This design comes from an exercise in tuning for small area, a short achievable clock period and few clock cycles on the open sky130 flow, not from production work.
Where RTL was checked, it was by simulation tests only, not by an equivalence proof against the original.
The series may have gaps, and a smaller design here may also do less where the tests do not look.
Function not checked in runs 2 and 3: the RTL went through the layout flow alone.

===== design/flow/constraint.sdc =====
create_clock -name core_clock -period 12.0 [get_ports {CLK}]
set_input_delay 2.4000 -clock core_clock [delete_from_list [all_inputs] [get_ports {CLK}]]
set_output_delay 2.4000 -clock core_clock [all_outputs]
set_load 0.01 [all_outputs]

===== design/flow/design.v =====
module REG(CLK, RegW, DR, SR1, SR2, Reg_In, reg_select, r1_lsb3, ReadReg1, ReadReg2, reg_out);
  input CLK;
  input RegW;
  input [4:0] DR;
  input [4:0] SR1;
  input [4:0] SR2;
  input [31:0] Reg_In;
  input [1:0] reg_select;
  input [2:0] r1_lsb3;
  output reg [31:0] ReadReg1;
  output reg [31:0] ReadReg2;
  output [15:0] reg_out;
  reg [31:0] REG [0:31];
  assign reg_out = (reg_select[0]) ? REG[2][31:16] : REG[2][15:0];
  always @(posedge CLK)
  begin
    REG[1] <= {REG[1][31:3], r1_lsb3};
    if(RegW == 1'b1)
      REG[DR] <= Reg_In[31:0];
    ReadReg1 <= REG[SR1];
    ReadReg2 <= REG[SR2];
  end
endmodule
module MIPS (CLK, RST, reg_select, r1_lsb3, CS, WE, ADDR, mem_rdata, mem_wdata, reg_out);
  input CLK, RST;
  input [1:0] reg_select;
  input [2:0] r1_lsb3;
  output reg CS, WE;
  output [6:0] ADDR;
  input [31:0] mem_rdata;
  output [31:0] mem_wdata;
  output [15:0] reg_out;
  parameter add = 6'b100000;
  parameter sub = 6'b100010;
  parameter xor1 = 6'b100110;
  parameter and1 = 6'b100100;
  parameter or1 = 6'b100101;
  parameter slt = 6'b101010;
  parameter srl = 6'b000010;
  parameter sll = 6'b000000;
  parameter jr = 6'b001000;
  parameter mult = 6'b011000;
  parameter mfhi = 6'b010000;
  parameter mflo = 6'b010010;
  parameter add8 = 6'b101101;
  parameter rbit = 6'b101111;
  parameter rev = 6'b110000;
  parameter sadd = 6'b110001;
  parameter ssub = 6'b110010;
  parameter addi = 6'b001000;
  parameter andi = 6'b001100;
  parameter ori = 6'b001101;
  parameter lw = 6'b100011;
  parameter sw = 6'b101011;
  parameter beq = 6'b000100;
  parameter bne = 6'b000101;
  parameter j = 6'b000010;
  parameter jal = 6'b000011;
  parameter lui = 6'b001111;
  parameter R = 2'd0;
  parameter I = 2'd1;
  parameter J = 2'd2;
  reg [5:0] op, opsave;
  wire [1:0] format;
  reg [31:0] instr, alu_result;
  reg [6:0] pc, npc, savedPC;
  wire [31:0] imm_ext, alu_in_A, alu_in_B, reg_in, readreg1, readreg2;
  reg [31:0] alu_result_save;
  reg alu_or_mem, alu_or_mem_save, regw, writing, reg_or_imm, reg_or_imm_save;
  reg fetchDorI;
  wire [4:0] dr;
  reg [2:0] state, nstate;
  reg [32:0] saturate;
  wire [31:0] hi,lo;
  reg [63:0] hilo;
  integer i;
  assign hi = hilo[63:32];
  assign lo = hilo[31:0];
  assign imm_ext = (instr[15] == 1)? {16'hFFFF, instr[15:0]} : {16'h0000, instr[15:0]}; 
  assign dr = (instr[31:26] == jal) ? 5'd31 : (((format == R) && ((instr[5:0] == rbit) || (instr[5:0] == rev)))? instr[25:21]:((format == R)? instr[15:11] : instr[20:16]));  
  assign alu_in_A = readreg1;
  assign alu_in_B = (reg_or_imm_save)? imm_ext : readreg2;  
  assign reg_in = (instr[31:26] == jal) ? savedPC : ((alu_or_mem_save)? mem_rdata : alu_result_save);  
  assign format = (instr[31:26] == 6'd0)? R : (((instr[31:26] == 6'd2) || (instr[31:26] == 6'd3))? J : I);
  assign mem_wdata = readreg2;
  assign ADDR = (fetchDorI)? pc : alu_result_save[6:0];  
  REG Register(CLK, regw, dr, instr[25:21], instr[20:16], reg_in, reg_select, r1_lsb3, readreg1, readreg2, reg_out);
  always @(*)
  begin
    fetchDorI = 0; CS = 0; WE = 0; regw = 0; writing = 0; alu_result = 32'd0;
    npc = pc; op = jr; reg_or_imm = 0; alu_or_mem = 0; nstate = 3'd0;
    saturate = 33'd0;
    case (state)
      0: begin  
        npc = pc + 7'd1; CS = 1; nstate = 3'd1;
        fetchDorI = 1;
      end
      1: begin  
        nstate = 3'd2; reg_or_imm = 0; alu_or_mem = 0;
        if (format == J) begin  
          npc = instr[6:0];
          if (instr[31:26] == jal) nstate = 3'd3;
          else nstate = 3'd0;
        end
        else if (format == R)  
          op = instr[5:0];
        else if (format == I) begin  
          reg_or_imm = 1;
          if(instr[31:26] == lw) begin
            op = add;
            alu_or_mem = 1;
          end
          else if ((instr[31:26] == lw)||(instr[31:26] == sw)||(instr[31:26] == addi)) op = add;
          else if ((instr[31:26] == beq)||(instr[31:26] == bne)) begin
            op = sub;
            reg_or_imm = 0;
          end
          else if (instr[31:26] == andi) op = and1;
          else if (instr[31:26] == ori) op = or1;
		      else if (instr[31:26] == lui) op = lui;
        end
      end
      2: begin  
        nstate = 3'd3;
        if (opsave == and1) alu_result = alu_in_A & alu_in_B;
        else if (opsave == or1) alu_result = alu_in_A | alu_in_B;
        else if (opsave == add) alu_result = alu_in_A + alu_in_B;
        else if (opsave == sub) alu_result = alu_in_A - alu_in_B;
        else if (opsave == srl) alu_result = alu_in_B >> instr[10:6];
        else if (opsave == sll) alu_result = alu_in_B << instr[10:6];
        else if (opsave == slt) alu_result = (alu_in_A < alu_in_B)? 32'd1 : 32'd0;
        else if (opsave == xor1) alu_result = alu_in_A ^ alu_in_B;
        else if (opsave == lui) alu_result = alu_in_B << 16;
        else if (opsave == mult) alu_result = 32'd0;  
        else if (opsave == mfhi) alu_result = hi;
        else if (opsave == mflo) alu_result = lo;
        else if (opsave == add8) begin
          alu_result[31:24] = alu_in_A[31:24] + alu_in_B[31:24];
          alu_result[23:16] = alu_in_A[23:16] + alu_in_B[23:16];
          alu_result[15:8] = alu_in_A[15:8] + alu_in_B[15:8];
          alu_result[7:0] = alu_in_A[7:0] + alu_in_B[7:0];
        end
        else if (opsave == rbit) begin
          for (i = 0; i < 32; i = i + 1) begin
            alu_result[(31-i)] = alu_in_B[i];
          end
        end
        else if (opsave == rev) begin
          alu_result[31:24] = alu_in_B[7:0];
          alu_result[23:16] = alu_in_B[15:8];
          alu_result[15:8] = alu_in_B[23:16];
          alu_result[7:0] = alu_in_B[31:24];
        end
        else if (opsave == sadd) begin
          saturate = alu_in_A + alu_in_B;
          if (saturate[32]) alu_result = 32'hffffffff;
          else alu_result = saturate[31:0];
        end
        else if (opsave == ssub) begin
          saturate = alu_in_A - alu_in_B;
          if (saturate[32]) alu_result = 32'h00000000;
          else alu_result = saturate[31:0];
        end
        if (((alu_in_A == alu_in_B)&&(instr[31:26] == beq)) || ((alu_in_A != alu_in_B)&&(instr[31:26] == bne))) begin
          npc = pc + imm_ext[6:0];
          nstate = 3'd0;
        end
        else if ((instr[31:26] == bne)||(instr[31:26] == beq)) nstate = 3'd0;
        else if (opsave == jr) begin
          npc = alu_in_A[6:0];
          nstate = 3'd0;
        end
      end
      3: begin  
        nstate = 3'd0;
        if (((format == R)&&(instr[5:0] != mult)) || (instr[31:26] == addi) || (instr[31:26] == andi) || (instr[31:26] == ori)
            || (instr[31:26] == jal) || (instr[31:26] == lui)) regw = 1;
        else if (instr[31:26] == sw) begin
          CS = 1;
          WE = 1;
          writing = 1;
        end
        else if (instr[31:26] == lw) begin
          CS = 1;
          nstate = 3'd4;
        end
      end
      4: begin
        nstate = 3'd0;
        CS = 1;
        if (instr[31:26] == lw) regw = 1;
      end
    endcase
  end  
  always @(posedge CLK) begin
    if (RST) begin
      state <= 3'd0;
      pc <= 7'd0;
    end
    else begin
      state <= nstate;
      pc <= npc;
    end
    if ((state == 3'd2) && (opsave == mult)) hilo <= alu_in_A * alu_in_B;
    if (state == 3'd0) instr <= mem_rdata;
    else if (state == 3'd1) begin
      opsave <= op;
      reg_or_imm_save <= reg_or_imm;
      alu_or_mem_save <= alu_or_mem;
      if (instr[31:26] == jal) savedPC <= pc;
    end
    else if (state == 3'd2) alu_result_save <= alu_result;
  end  
endmodule

===== design/flow/config.mk =====
export PLATFORM = sky130hd
export DESIGN_NAME = MIPS
export DESIGN_NICKNAME = MIPS
export VERILOG_FILES = /design/flow/design.v
export SDC_FILE = /design/flow/constraint.sdc
export NUM_CORES = 4
export LEC_CHECK = 0
export CAP_MARGIN = 20
export CORE_MARGIN = 2
export CORE_UTILIZATION = 40
export PLACE_DENSITY = 0.6
export SLEW_MARGIN = 20

===== design/flow/run.sh =====
#!/bin/bash
# synth_recipe.tcl (not shown) runs the flow's synth.tcl, then flattens the netlist and writes it again
# the make line also repeats each setting of config.mk as NAME=value (left out here)
make -C /OpenROAD-flow-scripts/flow DESIGN_CONFIG=/design/flow/config.mk WORK_HOME=/design/flow/orfs CLKGATE_MAP_FILE= SYNTH_SCRIPT=/design/flow/synth_recipe.tcl finish

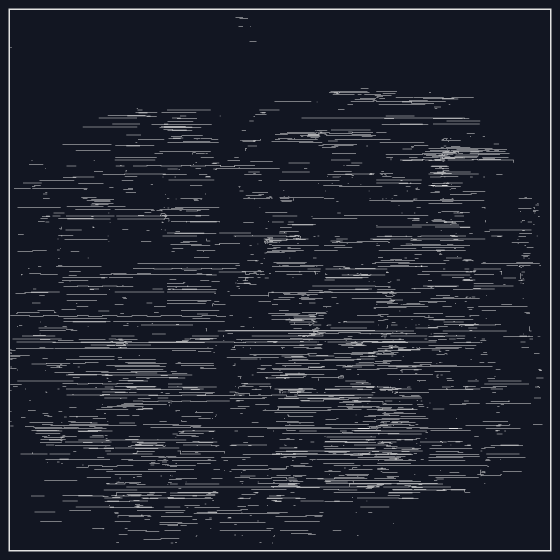
Run 1: metal 3
- wire length on this layer: 30.6 mm
- longest straight run: 206 um
- main direction: horizontal
- share of all routed wire: 8.2%
final WL: 376 mm
Via Count: 69100

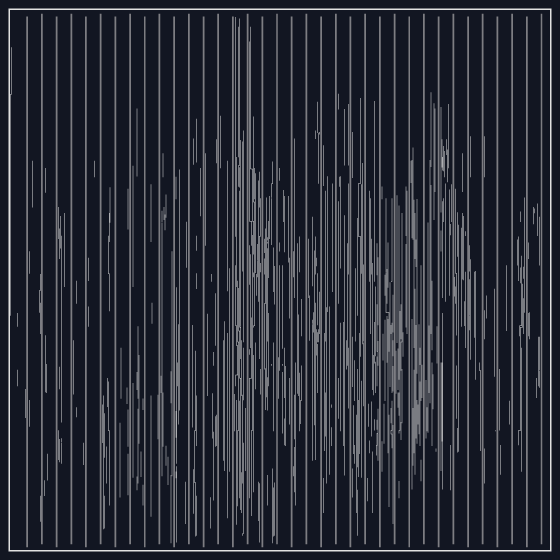
Run 1: metal 4
Supply wires on this layer in grey.
- main direction: vertical
- share of all routed wire: 7.1%
- wire length on this layer: 26.7 mm

==> run notes, run 1 <==
status=finished clean; vias per cell=6.18; Rows=181; hold crit path type=flop to flop; number of cells on the worst hold path=0; CTS sink count=1241; maximum operating frequency=0.0942 GHz; most used flip-flop cell after synthesis=edfxtp_1; Worst setup EP type=flop; Worst Slack Setup Final=1.38 ns; syn nets=9192; Yosys cell types=97; CP Launch Type=flop; placed inst area=104000 sq um; DRC=0; fin area=108000 sq um; Hold Path Origin=pc[0]; R2R depth=21; # IOs=96; Area growth syn-to-layout=10.4%; fin. max-slew vios=0; Reg clk slew, reported paths=0.06 ns; Place WS=1.81 ns; routability cong.=1.02; Setup TNS=0 ns; Die Span Y=499 um; Final period util=0.885; Post-Place Cells=10900; asr flop ratio synth=0; Finish-stage setup viols=0; Slew Limit Headroom=0.145; area of the multi-input gates=56300 sq um; minimum clock period=10.62 ns; total track usage=0.302; WHS Endpoint=savedPC[0]; Ys Warns=2; Bufs on Longest Clock Path=3; Starting DRT DRC Count=7693; Worst Skew=0.0399 ns; Critical Path Fanout Max=61; Slew @ Worst Pin=1.27 ns; Resized cells post-CTS=0; DR WL/cell=33.6 um; worst r2r dst=hilo[39]; Synth area leader=edfxtp_1; Setup Fix Bufs, Post-CTS=0; Core ar.=243000 sq um; Cells after Synth=7884; Final Hold Viols=0; final non-filler cell total=11200; Max Cap Violations=0; hpwl dp=269 mm; Final ANT Viol Nets=0; hold_buf cts=0; Starting Density=0.402; Synth area leaders=edfxtp_1 (36%), fa_1 (18%), mux4_2 (15%), ha_1 (4.7%), inv_1 (3.7%); most common library cells after synthesis=edfxtp_1 (1164), inv_1 (962), fa_1 (901); synthesized cell area=97900 sq um; Die X=499 um; initial antenna violation count=20; gr ovfl total=0; FF+latch area=36500 sq um; clock buffer count from CTS=137; via count of the first global-routing pass=71500; flops & latches, synth=1241; EDFF count, synth=1164; Arrival @ worst endpoint=11.08 ns; Nets=9173; most frequent cell after synthesis=edfxtp_1; largest net degree at the start of global routing=116; # fillers=22100; Synth Area per Inst=12.4 sq um; critical path class=flop to flop; CTS tree=yes; Buffers on Ports=94; Synth top area share=0.357; layout cells sized above 1=0.178; drt pass-1 iters=7; DIE AREA=249000 sq um; R2R Setup Slk=1.38 ns; first-pass GRT wire length=535 mm; CTS H-tree lvls=4; WP data required=12.46 ns; latest clock arrival within the worst-skew pair=0.81 ns; Root Buffer=clkbuf_16; RSZ-0062 raised after global routing=false; Seq/Total Area, Yosys=0.373; FF-to-FF Start=reg_or_imm_save
Testbench counts for the RTL of run 1, summed over its fixed seeds: cycles 1,381,534.
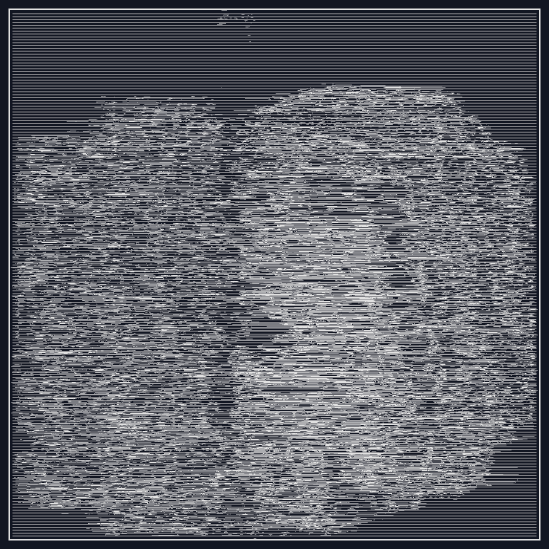
Run 1: metal 1
Supply wires on this layer in grey.
- longest straight run: 157 um
- share of all routed wire: 37%
- main direction: horizontal
- nets with wire on the layer: 8553
- wire length on this layer: 141 mm

==> run 1: critical path: stages, from the launching register on <==
cell,delay [ns]
edfxtp_1,0.71
buf_12,0.43
mux2i_4,0.98
buf_4,0.45
nor2_1,0.11
fa_1,0.52
fa_1,0.53
inv_1,0.06
fa_1,0.46
fa_1,0.50
fa_1,0.56
inv_1,0.05
fa_1,0.45
fa_1,0.57
fa_1,0.44
ha_1,0.42
and3_1,0.27
nand3_1,0.09
o31ai_1,0.64
a31oi_1,0.36
o21ai_1,0.69
xor2_1,0.88
==> run 1: layout make-up <==
cell class / instances / area share
multi-input combinational: 5125 / 0.521
sequential: 1241 / 0.338
tap: 3202 / 0.0371
clock buffer: 184 / 0.0355
inverter: 992 / 0.0345
timing repair buffer: 368 / 0.0283
clock inverter: 64 / 0.00577
antenna: 11 / 0.000255
==> run 1: kinds of logic after synthesis <==
group / after synthesis / share of synthesized area
compound gates: 992 / 0.0671
xor+xnor: 147 / 0.0132
fa+ha+maj: 1269 / 0.231
buf+inv: 1518 / 0.0593
flops: 1241 / 0.373
mux: 901 / 0.179
simple gates: 1816 / 0.0776
==> run 1: registers in the layout, indices dropped and copies added (netlist names) <==
name	count
Register.REG	1024
Register.ReadReg1	32
Register.ReadReg2	32
alu_or_mem_save	1
alu_result_save	32
hilo	64
instr	32
opsave	6
pc	7
reg_or_imm_save	1
savedPC	7
state	3
==> run 1: metal layers <==
layer,part of all wire,vias to the layer above,track usage
li1,-,28000,-
met1,0.37,36500,0.383
met2,0.47,3680,0.489
met3,0.081,983,0.0509
met4,0.071,16,0.179
met5,0.00027,-,0
==> run 1: how the worst max path moves through the flow <==
stage	to	startpoint	depth (start not counted)	slack, ns
after floorplan	hilo[63]	reg_or_imm_save	31	3.48
after global placement	hilo[62]	reg_or_imm_save	24	1.88
after detailed placement	hilo[62]	reg_or_imm_save	24	1.81
after CTS	hilo[62]	reg_or_imm_save	24	1.74
after global routing	hilo[39]	reg_or_imm_save	21	1.32
final	hilo[39]	reg_or_imm_save	21	1.38
==> run 1: metrics by stage <==
stage	hold slack, ns	utilization
after floorplan	0.509	-
after global placement	0.558	0.425
after detailed placement	0.561	0.426
after CTS	0.571	0.444
after global routing	0.585	0.444
final	0.570	0.444
==> run 1: layout by cell type (no fill, tap or decap), types with 21 or more instances in the layout <==
| cell | n |
|---|---|
| a211oi_1 | 43 |
| a21o_1 | 55 |
| a21oi_1 | 265 |
| a221oi_1 | 43 |
| a31oi_1 | 32 |
| buf_4 | 269 |
| clkbuf_1 | 31 |
| clkbuf_16 | 143 |
| clkdlybuf4s50_1 | 94 |
| clkinv_1 | 43 |
| clkinv_2 | 21 |
| dfxtp_1 | 70 |
| edfxtp_1 | 1164 |
| fa_1 | 901 |
| ha_1 | 368 |
| inv_1 | 961 |
| mux2_2 | 118 |
| mux2i_1 | 102 |
| mux4_2 | 664 |
| nand2_1 | 637 |
| nand2b_1 | 21 |
| nand3_1 | 71 |
| nand4_1 | 27 |
| nor2_1 | 788 |
| nor2_4 | 52 |
| nor2b_1 | 30 |
| nor3_1 | 61 |
| o211ai_1 | 30 |
| o21ai_0 | 185 |
| o21bai_1 | 24 |
| o221ai_1 | 32 |
| o22ai_1 | 41 |
| o31ai_1 | 22 |
| xnor2_1 | 115 |
| xor2_1 | 32 |
--- run 2 (changed files replaced; the others as in run 1) ---
==> design/flow/design.v <==
module MIPS (CLK, RST, reg_select, r1_lsb3, CS, WE, ADDR, mem_rdata, mem_wdata, reg_out);
  input CLK, RST;
  input [1:0] reg_select;
  input [2:0] r1_lsb3;
  output CS, WE;
  output [6:0] ADDR;
  input [31:0] mem_rdata;
  output [31:0] mem_wdata;
  output [15:0] reg_out;
  reg  [6:0]  pc;         
  reg  [31:0] ir;         
  reg         ir_v;       
  reg  [6:0]  ir_pc1;     
  reg         ir_pt;      
  reg  [2:0]  lsb;        
  reg  [31:0] R [0:31];   
  reg  [63:0] hilo;
  reg  [31:0] mcand;
  reg  [2:0]  mcnt;       
  wire [5:0] op = ir[31:26];
  wire [5:0] fn = ir[5:0];
  wire isR    = (op == 6'd0);
  wire i_lw   = (op == 6'h23);
  wire i_sw   = (op == 6'h2b);
  wire i_beq  = (op == 6'h04);
  wire i_bne  = (op == 6'h05);
  wire i_jal  = (op == 6'h03);
  wire i_addi = (op == 6'h08);
  wire i_andi = (op == 6'h0c);
  wire i_ori  = (op == 6'h0d);
  wire i_lui  = (op == 6'h0f);
  wire f_add  = isR & (fn == 6'h20);
  wire f_sub  = isR & (fn == 6'h22);
  wire f_and  = isR & (fn == 6'h24);
  wire f_or   = isR & (fn == 6'h25);
  wire f_xor  = isR & (fn == 6'h26);
  wire f_slt  = isR & (fn == 6'h2a);
  wire f_sll  = isR & (fn == 6'h00);
  wire f_srl  = isR & (fn == 6'h02);
  wire f_jr   = isR & (fn == 6'h08);
  wire f_mult = isR & (fn == 6'h18);
  wire f_mfhi = isR & (fn == 6'h10);
  wire f_mflo = isR & (fn == 6'h12);
  wire f_add8 = isR & (fn == 6'h2d);
  wire f_rbit = isR & (fn == 6'h2f);
  wire f_rev  = isR & (fn == 6'h30);
  wire f_sadd = isR & (fn == 6'h31);
  wire f_ssub = isR & (fn == 6'h32);
  wire [4:0] rs = ir[25:21];
  wire [4:0] rt = ir[20:16];
  wire [31:0] imm_ext = {{16{ir[15]}}, ir[15:0]};
  wire [31:0] rv [0:31];
  genvar g;
  generate
    for (g = 0; g < 32; g = g + 1) begin : rd_view
      if (g == 1) assign rv[g] = {R[1][31:3], lsb};
      else        assign rv[g] = R[g];
    end
  endgenerate
  wire [31:0] A = rv[rs];
  wire [31:0] B = rv[rt];
  wire busy = (mcnt != 3'd0);
  wire stall = ir_v & busy & (f_mult | f_mfhi | f_mflo);
  wire [39:0] macc = {8'd0, hilo[63:32]} + mcand * hilo[7:0];
  wire useimm = ~isR;
  wire [31:0] Bop = useimm ? imm_ext : B;
  wire dosub = f_sub | f_slt | f_ssub | i_beq | i_bne;
  wire [31:0] X = dosub ? ~Bop : Bop;
  wire [31:0] m8 = f_add8 ? 32'h7f7f7f7f : 32'hffffffff;
  wire [32:0] sum = {1'b0, A & m8} + {1'b0, X & m8} + {32'd0, dosub};
  wire c32 = sum[32];
  wire [31:0] add8fix = f_add8 ? ((A ^ B) & 32'h80808080) : 32'd0;
  wire en_sum = f_add | f_sub | i_addi | f_add8 | (f_sadd & ~c32) | (f_ssub & c32);
  wire ones = f_sadd & c32;
  wire rev_in  = f_sll | f_rbit;
  wire [4:0] shamt = f_rbit ? 5'd0 : ir[10:6];
  reg  [31:0] Brev, Urev;
  wire [31:0] T = rev_in ? Brev : B;
  wire [31:0] U = T >> shamt;
  integer k;
  always @(*) begin
    for (k = 0; k < 32; k = k + 1) begin
      Brev[k] = B[31-k];
      Urev[k] = U[31-k];
    end
  end
  wire [31:0] shout = f_sll ? Urev : U;
  wire [31:0] result =
      ((sum[31:0] ^ add8fix) & {32{en_sum}}) | {32{ones}}
    | {31'd0, f_slt & ~c32}
    | ((A & Bop) & {32{f_and | i_andi}})
    | ((A | Bop) & {32{f_or | i_ori}})
    | ((A ^ B) & {32{f_xor}})
    | (shout & {32{f_sll | f_srl | f_rbit}})
    | ({B[7:0], B[15:8], B[23:16], B[31:24]} & {32{f_rev}})
    | (hilo[63:32] & {32{f_mfhi}})
    | (hilo[31:0] & {32{f_mflo}})
    | ({ir[15:0], 16'd0} & {32{i_lui}})
    | ({25'd0, ir_pc1} & {32{i_jal}});
  wire wr_R   = isR & ~f_mult & ~f_jr;
  wire wen    = ir_v & ~stall & (wr_R | i_addi | i_andi | i_ori | i_lui | i_lw | i_jal);
  wire [4:0] wreg = i_jal ? 5'd31 : isR ? ((f_rbit | f_rev) ? rs : ir[15:11]) : rt;
  wire [31:0] wdata = i_lw ? mem_rdata : result;
  wire eq = (A == B);
  wire ex_br = ir_v & (i_beq | i_bne);
  wire taken = i_beq ? eq : ~eq;
  wire mispredict = ex_br & (taken != ir_pt);
  wire ex_jr = ir_v & f_jr;
  wire redirect = mispredict | ex_jr;
  wire [6:0] br_tgt = ir_pc1 + ir[6:0];
  wire [6:0] redirect_pc = ex_jr ? A[6:0] : (taken ? br_tgt : ir_pc1);
  wire ex_mem = ir_v & (i_lw | i_sw);
  wire fetch = ~ex_mem & ~stall;
  wire [6:0] ls_addr = A[6:0] + ir[6:0];
  assign CS = fetch | ex_mem;
  assign WE = ir_v & i_sw;
  assign ADDR = ex_mem ? ls_addr : pc;
  assign mem_wdata = B;
  wire [31:0] fw = mem_rdata;
  wire f_isj  = (fw[31:27] == 5'b00001);
  wire f_isbr = (fw[31:27] == 5'b00010);
  wire f_same = (fw[25:21] == fw[20:16]);
  wire f_pred = f_isbr & (fw[26] ? ~f_same : f_same);
  wire [6:0] pc1 = pc + 7'd1;
  wire [6:0] f_next = f_isj ? fw[6:0] : (f_pred ? pc1 + fw[6:0] : pc1);
  assign reg_out = reg_select[0] ? R[2][31:16] : R[2][15:0];
  integer i;
  always @(posedge CLK) begin
    lsb <= r1_lsb3;
    if (RST) begin
      pc <= 7'd0;
      ir_v <= 1'b0;
    end else begin
      if (redirect) pc <= redirect_pc;
      else if (fetch) pc <= f_next;
      if (!stall) ir_v <= fetch & ~redirect;
    end
    if (!stall) begin
      ir <= fw;
      ir_pc1 <= pc1;
      ir_pt <= f_pred;
    end
    for (i = 0; i < 32; i = i + 1)
      if (wen && wreg == i) R[i] <= wdata;
    if (RST) mcnt <= 3'd0;
    else if (busy) mcnt <= mcnt - 3'd1;
    else if (ir_v & f_mult) mcnt <= 3'd4;
    if (busy) begin
      hilo <= {macc[39:8], macc[7:0], hilo[31:8]};
    end else if (ir_v & f_mult) begin
      mcand <= A;
      hilo <= {32'd0, B};
    end
  end
endmodule
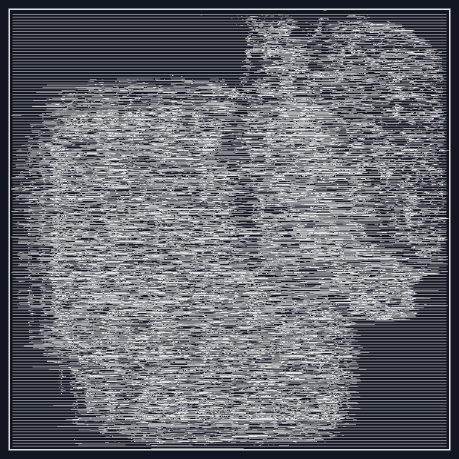
Run 2: metal 1
Supply wires on this layer in grey.
- wire length on this layer: 120 mm
- nets with wire on the layer: 6361
- longest straight run: 93.8 um
- main direction: horizontal
Via Count: 63300
met1 Use GR: 0.484
final WL: 359 mm

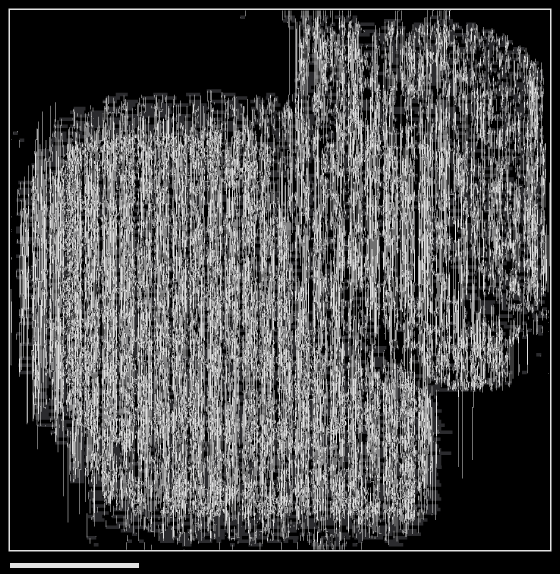
Run 2: M2 wires
Bar = 100 um.
- nets with wire on the layer: 5583
- share of all routed wire: 40%
- main direction: vertical
- longest straight run: 134 um
GR Util met2: 0.560

==> run notes, run 2 <==
hold_ws=0.490 ns; Synth Area per Inst=11.0 sq um; Ys Warns=2; Worst Skew=0.0494 ns; Worst Slack Setup Final=1.50 ns; final non-filler cell total=8656; via count of the first global-routing pass=59600; Setup Fix Bufs, Post-CTS=0; fin. max-slew vios=0; Top reg by flops=R; Place WS=2.30 ns; Cells after Synth=6219; synthesized cell area=68400 sq um; total track usage=0.401; Rows=151; clock buffer count from CTS=130; Starting Density=0.403; hold_buf cts=0; CTS tree=yes; CP Launch Type=flop; Die Span Y=418 um; hold crit path type=flop to flop; RSZ-0062 raised after global routing=false; Slew @ Worst Pin=1.33 ns; Synth top area share=0.508; initial antenna violation count=30; Critical Path Fanout Max=32; asr flop ratio synth=0; placed inst area=73600 sq um; fin area=77900 sq um; EDFF count, synth=1157; drt pass-1 iters=13; largest net degree at the start of global routing=76; Finish-stage setup viols=0; Final Core Density=0.459; minimum clock period=10.50 ns; gr ovfl total=0; DIE AREA=174000 sq um; Bufs on Longest Clock Path=3; number of flip-flops in the largest register=1021; vias per cell=7.32; maximum operating frequency=0.0952 GHz; Arrival @ worst endpoint=10.94 ns; status=finished clean; most frequent cells in the layout=edfxtp_1 (1157), nand3_1 (573), nand2_1 (499); DRC=0; most frequent cell after synthesis=edfxtp_1; Resized cells post-CTS=0; Reg clk slew, reported paths=0.06 ns; most common library cells after synthesis=edfxtp_1 (1157), nand3_1 (573), nand2_1 (501); Area growth syn-to-layout=13.8%; Worst setup EP type=flop; CTS sink count=1171; Final ANT Viol Nets=0; Die X=418 um; Buffers on Ports=94; Max Cap Violations=0; DR WL/cell=41.4 um; flops & latches, synth=1171; most used flip-flop cell after synthesis=edfxtp_1; first-pass GRT wire length=486 mm; Slew Limit Headroom=0.104; Post-Place Cells=8400; Final Hold Viols=0; CTS H-tree lvls=4; Synth area leader=edfxtp_1; Regs by FF count=R x1021, hilo x64; commonest non-fill, non-tap cell in the layout=edfxtp_1; routability cong.=1.05; syn nets=6585; WP data required=12.44 ns; Root Buffer=clkbuf_16; Nets=6681; hpwl dp=228 mm; critical path class=flop to flop; Core ar.=170000 sq um; Synth area leaders=edfxtp_1 (51%), fa_1 (6.3%), a22oi_1 (5.1%), nand3_1 (4.2%), nand2_1 (2.7%); Yosys cell types=104; Starting DRT DRC Count=13600; latest clock arrival within the worst-skew pair=0.84 ns; Setup TNS=0 ns; Seq/Total Area, Yosys=0.512; # fillers=15600; Final period util=0.875; # IOs=96; layout cells sized above 1=0.120
run 2: area by class of cell:
cell class | instances | area [sq um] | area share
multi-input combinational | 4313 | 31300 | 0.402
antenna | 19 | 47.5 | 0.000610
inverter | 279 | 1050 | 0.0134
clock buffer | 159 | 3430 | 0.0441
sequential | 1171 | 35000 | 0.450
tap | 2218 | 2780 | 0.0356
timing repair buffer | 420 | 3480 | 0.0447
clock inverter | 77 | 762 | 0.00978
run 2: per-layer routing:
metal	up-vias	wire, um	GRT usage
li1	24000	-	-
met1	30700	120000	0.484
met2	6579	144000	0.560
met3	2092	57900	0.171
met4	14	36700	0.310
met5	-	360	0.0103
run 2: logic make-up (layout without fill, tap and decap cells):
kind of cell    Yosys count  after routing  synth area share
fa+ha+maj               327            327            0.0835
simple gates           2272           2272             0.168
compound gates         1426           1426             0.150
flops                  1171           1171             0.512
xor+xnor                153            153            0.0197
mux                     135            135            0.0221
buf+inv                 735            935            0.0444
other cells               0             19                 0
run 2: path summary, 6_finish.rpt:
path	startpoint	end	slack [ns]	cells after the start
setup / recovery	ir[16]	R[0][22]	1.50	23
hold / removal	mcnt[1]	mcnt[1]	0.49	2
setup reg to reg	ir[16]	R[0][22]	1.50	23
hold reg to reg	mcnt[1]	mcnt[1]	0.49	2
run 2: critical path: stages (launching register included):
cell and delay [ns]:
edfxtp_1 0.74, buf_4 0.41, nor3b_2 0.26, buf_4 0.60
and2_1 0.95, a2111oi_0 0.28, nand4_1 0.17, o22a_1 0.60
mux2i_1 0.30, mux2i_1 0.39, fa_1 0.29, nor2b_1 0.07
o211ai_1 0.27, a31oi_1 0.17, o41ai_1 0.57, o21ai_0 0.32
a211oi_1 0.31, o31ai_1 0.11, a21oi_1 0.26, nor2b_1 0.17
a311o_1 0.45, a21boi_2 0.87, o311ai_0 0.62, o32a_2 0.82
==> run 3: a larger rewrite; changed files in full <==
==> design/flow/design.v <==
module MIPS (CLK, RST, reg_select, r1_lsb3, CS, WE, ADDR, mem_rdata, mem_wdata, reg_out);
  input CLK, RST;
  input [1:0] reg_select;
  input [2:0] r1_lsb3;
  output CS, WE;
  output [6:0] ADDR;
  input [31:0] mem_rdata;
  output [31:0] mem_wdata;
  output [15:0] reg_out;
  reg  [6:0]  pc;         
  reg  [6:0]  ras;        
  reg  [2:0]  lsb;        
  reg  [31:0] R [0:31];   
  reg  [63:0] hilo;
  reg  [31:0] mcand;
  reg  [2:0]  mcnt;       
  reg  [31:0] ir;
  reg         ir_v;
  reg  [6:0]  ir_pc1;     
  reg         ir_pt;      
  reg         ex_v;
  reg  [31:0] A_r, B_r;   
  reg  [6:0]  e_imm7, e_pc1;
  reg  [4:0]  e_sh, e_wreg;
  reg         e_pt, e_wen, e_sub, e_add8, e_sum, e_sadd, e_ssub, e_slt;
  reg         e_and, e_or, e_xor, e_shift, e_revout, e_rev, e_passb;
  reg         e_mfhi, e_mflo, e_jal, e_lw, e_sw, e_beq, e_bne, e_jr, e_mult;
  wire [5:0] op = ir[31:26];
  wire [5:0] fn = ir[5:0];
  wire isR    = (op == 6'd0);
  wire i_lw   = (op == 6'h23);
  wire i_sw   = (op == 6'h2b);
  wire i_beq  = (op == 6'h04);
  wire i_bne  = (op == 6'h05);
  wire i_jal  = (op == 6'h03);
  wire i_addi = (op == 6'h08);
  wire i_andi = (op == 6'h0c);
  wire i_ori  = (op == 6'h0d);
  wire i_lui  = (op == 6'h0f);
  wire f_add  = isR & (fn == 6'h20);
  wire f_sub  = isR & (fn == 6'h22);
  wire f_and  = isR & (fn == 6'h24);
  wire f_or   = isR & (fn == 6'h25);
  wire f_xor  = isR & (fn == 6'h26);
  wire f_slt  = isR & (fn == 6'h2a);
  wire f_sll  = isR & (fn == 6'h00);
  wire f_srl  = isR & (fn == 6'h02);
  wire f_jr   = isR & (fn == 6'h08);
  wire f_mult = isR & (fn == 6'h18);
  wire f_mfhi = isR & (fn == 6'h10);
  wire f_mflo = isR & (fn == 6'h12);
  wire f_add8 = isR & (fn == 6'h2d);
  wire f_rbit = isR & (fn == 6'h2f);
  wire f_rev  = isR & (fn == 6'h30);
  wire f_sadd = isR & (fn == 6'h31);
  wire f_ssub = isR & (fn == 6'h32);
  wire [4:0] rs = ir[25:21];
  wire [4:0] rt = ir[20:16];
  wire d_sub   = f_sub | f_slt | f_ssub | i_beq | i_bne;
  wire d_revin = f_sll | f_rbit;
  wire d_imm   = i_addi | i_andi | i_ori;
  wire d_wen   = (isR & ~f_mult & ~f_jr) | i_addi | i_andi | i_ori | i_lui | i_lw | i_jal;
  wire [4:0] d_wreg = i_jal ? 5'd31 : isR ? ((f_rbit | f_rev) ? rs : ir[15:11]) : rt;
  wire [31:0] rv [0:31];
  genvar g;
  generate
    for (g = 0; g < 32; g = g + 1) begin : rd_view
      if (g == 1) assign rv[g] = {R[1][31:3], lsb};
      else        assign rv[g] = R[g];
    end
  endgenerate
  wire        wen;
  wire [31:0] wdata;
  wire [31:0] fwd1 = {wdata[31:3], lsb};    
  wire byA = wen & (e_wreg == rs);
  wire byB = wen & (e_wreg == rt);
  wire [31:0] Av = byA ? ((rs == 5'd1) ? fwd1 : wdata) : rv[rs];
  wire [31:0] Bv = byB ? ((rt == 5'd1) ? fwd1 : wdata) : rv[rt];
  reg  [31:0] Bv_rev;
  integer k;
  always @(*) for (k = 0; k < 32; k = k + 1) Bv_rev[k] = Bv[31-k];
  wire [31:0] Bsel = d_sub ? ~Bv :
                     d_revin ? Bv_rev :
                     d_imm ? {{16{ir[15]}}, ir[15:0]} :
                     i_lui ? {ir[15:0], 16'd0} : Bv;
  wire busy = (mcnt != 3'd0);
  wire stall = ex_v & busy & (e_mult | e_mfhi | e_mflo);
  wire [39:0] macc = {8'd0, hilo[63:32]} + mcand * hilo[7:0];
  wire [31:0] m8 = e_add8 ? 32'h7f7f7f7f : 32'hffffffff;
  wire [32:0] sum = {1'b0, A_r & m8} + {1'b0, B_r & m8} + {32'd0, e_sub};
  wire c32 = sum[32];
  wire [31:0] axb = A_r ^ B_r;
  wire [31:0] add8fix = e_add8 ? (axb & 32'h80808080) : 32'd0;
  wire en_sum = e_sum | (e_sadd & ~c32) | (e_ssub & c32);
  wire ones = e_sadd & c32;
  wire [31:0] U = B_r >> e_sh;
  reg  [31:0] Urev;
  always @(*) for (k = 0; k < 32; k = k + 1) Urev[k] = U[31-k];
  wire [31:0] shout = e_revout ? Urev : U;
  wire [31:0] result =
      ((sum[31:0] ^ add8fix) & {32{en_sum}}) | {32{ones}}
    | {31'd0, e_slt & ~c32}
    | ((A_r & B_r) & {32{e_and}})
    | ((A_r | B_r) & {32{e_or}})
    | (axb & {32{e_xor}})
    | (shout & {32{e_shift}})
    | ({B_r[7:0], B_r[15:8], B_r[23:16], B_r[31:24]} & {32{e_rev}})
    | (B_r & {32{e_passb}})
    | (hilo[63:32] & {32{e_mfhi}})
    | (hilo[31:0] & {32{e_mflo}})
    | ({25'd0, e_pc1} & {32{e_jal}});
  assign wen   = ex_v & e_wen;    
  assign wdata = e_lw ? mem_rdata : result;
  wire eq = &axb;                           
  wire taken = e_beq ? eq : ~eq;
  wire mispredict = ex_v & (e_beq | e_bne) & (taken != e_pt);
  wire jr_miss = ex_v & e_jr & (A_r[6:0] != e_pc1);
  wire redirect = mispredict | jr_miss;
  wire [6:0] redirect_pc = e_jr ? A_r[6:0] : (taken ? e_pc1 + e_imm7 : e_pc1);
  wire ex_mem = ex_v & (e_lw | e_sw);
  wire fetch = ~ex_mem & ~stall;
  assign CS = fetch | ex_mem;
  assign WE = ex_v & e_sw;
  assign ADDR = ex_mem ? A_r[6:0] + e_imm7 : pc;
  assign mem_wdata = B_r;
  wire [31:0] fw = mem_rdata;
  wire f_isj  = (fw[31:27] == 5'b00001);
  wire f_isbr = (fw[31:27] == 5'b00010);
  wire f_same = (fw[25:21] == fw[20:16]);
  wire f_pred = f_isbr & (fw[26] ? ~f_same : f_same);
  wire f_isjr = (fw[31:26] == 6'd0) & (fw[5:0] == 6'h08);
  wire [6:0] pc1 = pc + 7'd1;
  wire [6:0] f_next = f_isj ? fw[6:0] : f_isjr ? ras : (f_pred ? pc1 + fw[6:0] : pc1);
  assign reg_out = reg_select[0] ? R[2][31:16] : R[2][15:0];
  integer i;
  always @(posedge CLK) begin
    lsb <= r1_lsb3;
    if (RST) begin
      pc <= 7'd0;
      ir_v <= 1'b0;
      ex_v <= 1'b0;
    end else if (!stall) begin
      if (redirect) pc <= redirect_pc;
      else if (fetch) pc <= f_next;
      if (fetch & (fw[31:26] == 6'h03)) ras <= pc1;
      ir_v <= fetch & ~redirect;
      ex_v <= ir_v & ~redirect;
    end
    if (!stall) begin
      ir <= fw;
      ir_pc1 <= f_isjr ? ras : pc1;
      ir_pt <= f_pred;
      A_r <= Av;
      B_r <= Bsel;
      e_imm7 <= ir[6:0];
      e_pc1 <= ir_pc1;
      e_pt <= ir_pt;
      e_sh <= f_rbit ? 5'd0 : ir[10:6];
      e_wreg <= d_wreg;
      e_wen <= d_wen;
      e_sub <= d_sub;
      e_add8 <= f_add8;
      e_sum <= f_add | f_sub | i_addi | f_add8;
      e_sadd <= f_sadd;
      e_ssub <= f_ssub;
      e_slt <= f_slt;
      e_and <= f_and | i_andi;
      e_or <= f_or | i_ori;
      e_xor <= f_xor;
      e_shift <= f_sll | f_srl | f_rbit;
      e_revout <= f_sll;
      e_rev <= f_rev;
      e_passb <= i_lui;
      e_mfhi <= f_mfhi;
      e_mflo <= f_mflo;
      e_jal <= i_jal;
      e_lw <= i_lw;
      e_sw <= i_sw;
      e_beq <= i_beq;
      e_bne <= i_bne;
      e_jr <= f_jr;
      e_mult <= f_mult;
    end
    for (i = 0; i < 32; i = i + 1)
      if (wen && e_wreg == i) R[i] <= wdata;
    if (RST) mcnt <= 3'd0;
    else if (busy) mcnt <= mcnt - 3'd1;
    else if (ex_v & e_mult) mcnt <= 3'd4;
    if (busy) begin
      hilo <= {macc[39:8], macc[7:0], hilo[31:8]};
    end else if (ex_v & e_mult) begin
      mcand <= A_r;
      hilo <= {32'd0, B_r};
    end
  end
endmodule
==> design/flow/config.mk <==
export PLATFORM = sky130hd
export DESIGN_NAME = MIPS
export DESIGN_NICKNAME = MIPS
export VERILOG_FILES = /design/flow/design.v
export SDC_FILE = /design/flow/constraint.sdc
export NUM_CORES = 4
export LEC_CHECK = 0
export ABC_CLOCK_PERIOD_IN_PS = 5000
export CAP_MARGIN = 20
export CORE_MARGIN = 2
export CORE_UTILIZATION = 40
export PLACE_DENSITY = 0.6
export SETUP_SLACK_MARGIN = 5
export SLEW_MARGIN = 20
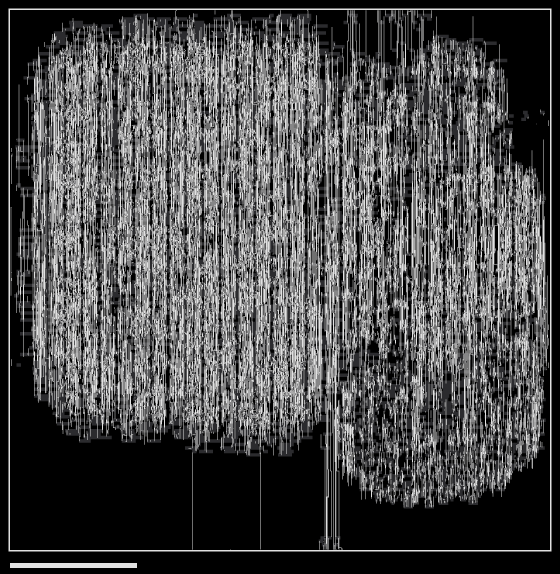
Run 3: M2 wires
Bar = 100 um.
- main direction: vertical
- nets with wire on the layer: 5278
- wire length on this layer: 139 mm
- share of all routed wire: 41%
final WL: 340 mm
Via Count: 60200

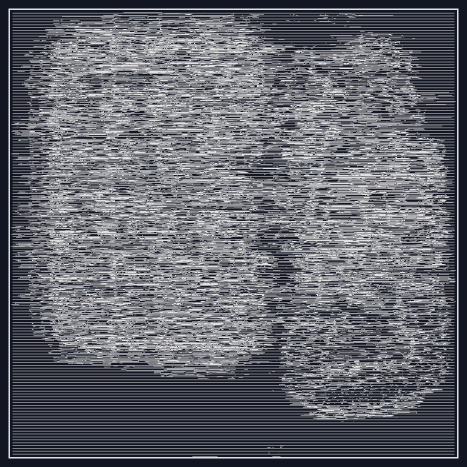
Run 3: metal 1
Supply wires on this layer in grey.
- longest straight run: 98.4 um
- share of all routed wire: 34%
- wire length on this layer: 116 mm
- nets with wire on the layer: 5959

==> run notes, run 3 <==
asr flop ratio synth=0; post-synthesis simple-gate area fraction=0.0980; routability cong.=0.982; gr ovfl total=0; Area growth syn-to-layout=12.7%; # IOs=96; minimum clock period=6.71 ns; Final period util=0.559; Synth area leaders=edfxtp_1 (54%), a22oi_1 (7.1%), fa_1 (6.1%), nand2_1 (2.7%), ha_1 (2.6%); Setup Fix Bufs, Post-CTS=0; vias per cell=7.22; Cells after Synth=5844; Slew @ Worst Pin=1.33 ns; Worst Skew=0.0525 ns; syn nets=6248; hold crit path type=flop to flop; combinational family with the most area after synthesis=compound AO/OA/AOI/OAI gates; Synth Area per Inst=12.1 sq um; number of flip-flops in the largest register=1021; Buffers on Ports=94; Die X=425 um; Root Buffer=clkbuf_16; via count of the first global-routing pass=56300; Seq/Total Area, Yosys=0.546; total track usage=0.367; DR WL/cell=40.8 um; CP Launch Type=input port; most frequent cells in the layout=edfxtp_1 (1276), a22oi_1 (665), nand2_1 (504); clock buffer count from CTS=135; Core ar.=176000 sq um; Setup TNS=0 ns; Nets=6284; Final Hold Viols=0; multiplexer area fraction after synthesis=0.0314; Rows=154; fin. max-slew vios=0; commonest non-fill, non-tap cell in the layout=edfxtp_1; largest net degree at the start of global routing=72; DRC=0; DIE AREA=180000 sq um; first-pass GRT wire length=459 mm; flops & latches, synth=1291; CTS sink count=1291; Synth area leader=edfxtp_1; Arrival @ worst endpoint=4.31 ns; Max Cap Violations=0; Ys Warns=2; hpwl dp=201 mm; RSZ-0062 raised after global routing=false; most frequent cell after synthesis=edfxtp_1; most used flip-flop cell after synthesis=edfxtp_1; Starting DRT DRC Count=11600; initial antenna violation count=22; CTS H-tree lvls=4; most common library cells after synthesis=edfxtp_1 (1276), a22oi_1 (666), nand2_1 (505); status=finished clean; Worst setup EP type=primary output; Regs by FF count=R x1021, hilo x64; latest clock arrival within the worst-skew pair=0.82 ns; Top reg by flops=R; CTS tree=yes; Synth Area in Adders=0.0875; Finish-stage setup viols=0; Starting Density=0.402; layout cells sized above 1=0.112; WP data required=9.60 ns; Slew Limit Headroom=0.115; Final ANT Viol Nets=0; maximum operating frequency=0.149 GHz; Synth top area share=0.541; Die Span Y=425 um; Bufs on Longest Clock Path=3; synthesized cell area=70800 sq um; Compound-Gate Fraction of Synth Area=0.185; drt pass-1 iters=10; Critical Path Fanout Max=16; Reg clk slew, reported paths=0.06 ns; xor/xnor share of the synthesized area=0.0116; EDFF count, synth=1276; critical path class=input port to primary output; Yosys cell types=99
[run 3: changes by cell type after synthesis, moves of 106 or more]
cell / delta
nand3_1: -451
a22oi_1: +203
a221oi_1: +150
and3_1: -147
edfxtp_1: +119
a22o_1: +106
[run 3: repair_timing]
action | 4_1_cts | 5_1_grt
gates cloned | 0 | 1
endpoints found under the setup margin | 1 | 1
resized for setup | 1 | 0
hold buffers | 0 | 0
[run 3: area by class of cell]
type                       count  area (sq um)
tap                         2340          2930
antenna                       18          45.0
fill                       15900         96100
clock buffer                 163          3540
sequential                  1291         38600
multi-input combinational   3804         30100
clock inverter                77           758
inverter                     361          1360
timing repair buffer         286          2390
timing repair inverter         1          5.00
[run 3: logic make-up (layout without fill, tap and decap cells)]
logic type,Yosys count,count (layout)
AOI/OAI and AO/OA,1741,1741
buffers and inverters,749,888
and+or+nand+nor,1437,1437
other,0,18
DFF,1291,1291
adders and majority gates,365,365
muxes,168,168
xor gates and xnor gates,93,93
[run 3: final timing paths]
check / from / endpoint / slack [ns] / cells after the start
setup / recovery: reg_select[0] / reg_out[2] / 5.29 / 4
hold / removal: ir_pc1[4] / e_pc1[4] / 0.42 / 0
hold reg to reg: ir_pc1[4] / e_pc1[4] / 0.42 / 0
setup reg to reg: B_r[19] / B_r[25] / 5.56 / 11
[run 3: worst max-delay path, cell delays in order]
cell and delay, ns:
clkdlybuf4s50_1 0.45, buf_4 0.44, mux2_2 0.45, clkdlybuf4s50_1 0.54
[run 3: per-layer routing]
layer,vias up,global-route usage,share of wire,wire (um)
li1,22900,-,-,-
met1,29500,0.454,0.34,116000
met2,6065,0.523,0.41,139000
met3,1733,0.155,0.16,55300
met4,22,0.236,0.085,28900
met5,-,0.00714,0.0010,342
[run 3: stage by stage]
step | worst slack, ns | cells | utilization | hold WS (ns) | cell area [sq um]
after floorplan | 5.50 | 5844 | - | 0.400 | 70800
after global placement | 5.28 | 8078 | 0.428 | 0.403 | 75400
after detailed placement | 5.28 | 8081 | 0.429 | 0.405 | 75400
after CTS | 5.01 | 8321 | 0.453 | 0.419 | 79700
after global routing | 5.01 | 8326 | 0.453 | 0.426 | 79700
final | 5.29 | 8341 | 0.454 | 0.420 | 79800

[port drivers added, routing unchanged]
The flow's constraints put no driver on any port. The routed layouts listed below were extracted and timed again, unchanged, in two steps. Step 1: set_driving_cell puts a clkbuf_16 on CLK and a buf_2 on each other input, an assumption about the parent block. Step 2 adds t to the input delays and takes it off the output delays; t is the mean of the earliest and latest rising clock arrival at the registers after step 1. Input paths then give back, and output paths get back, about the clock's delay inside the block. Three values: no drivers, after step 1, after step 2; two values: the first two.
| run | t, ns | setup slack, ns | pins driven straight from the clock port |
|---|---|---|---|
| run 1 | 0.874 | 1.380 / 1.380 / 1.380 | 1 |
| run 2 | 0.894 | 1.499 / 1.499 / 1.499 | 1 |
| run 3 | 0.880 | 5.287 / 5.203 / 5.265 | 1 |
After both steps setup and hold are still met in every run listed. The setup slack of run 3, which loses most, moves by -0.084 ns with the drivers and by -0.022 ns with both steps.
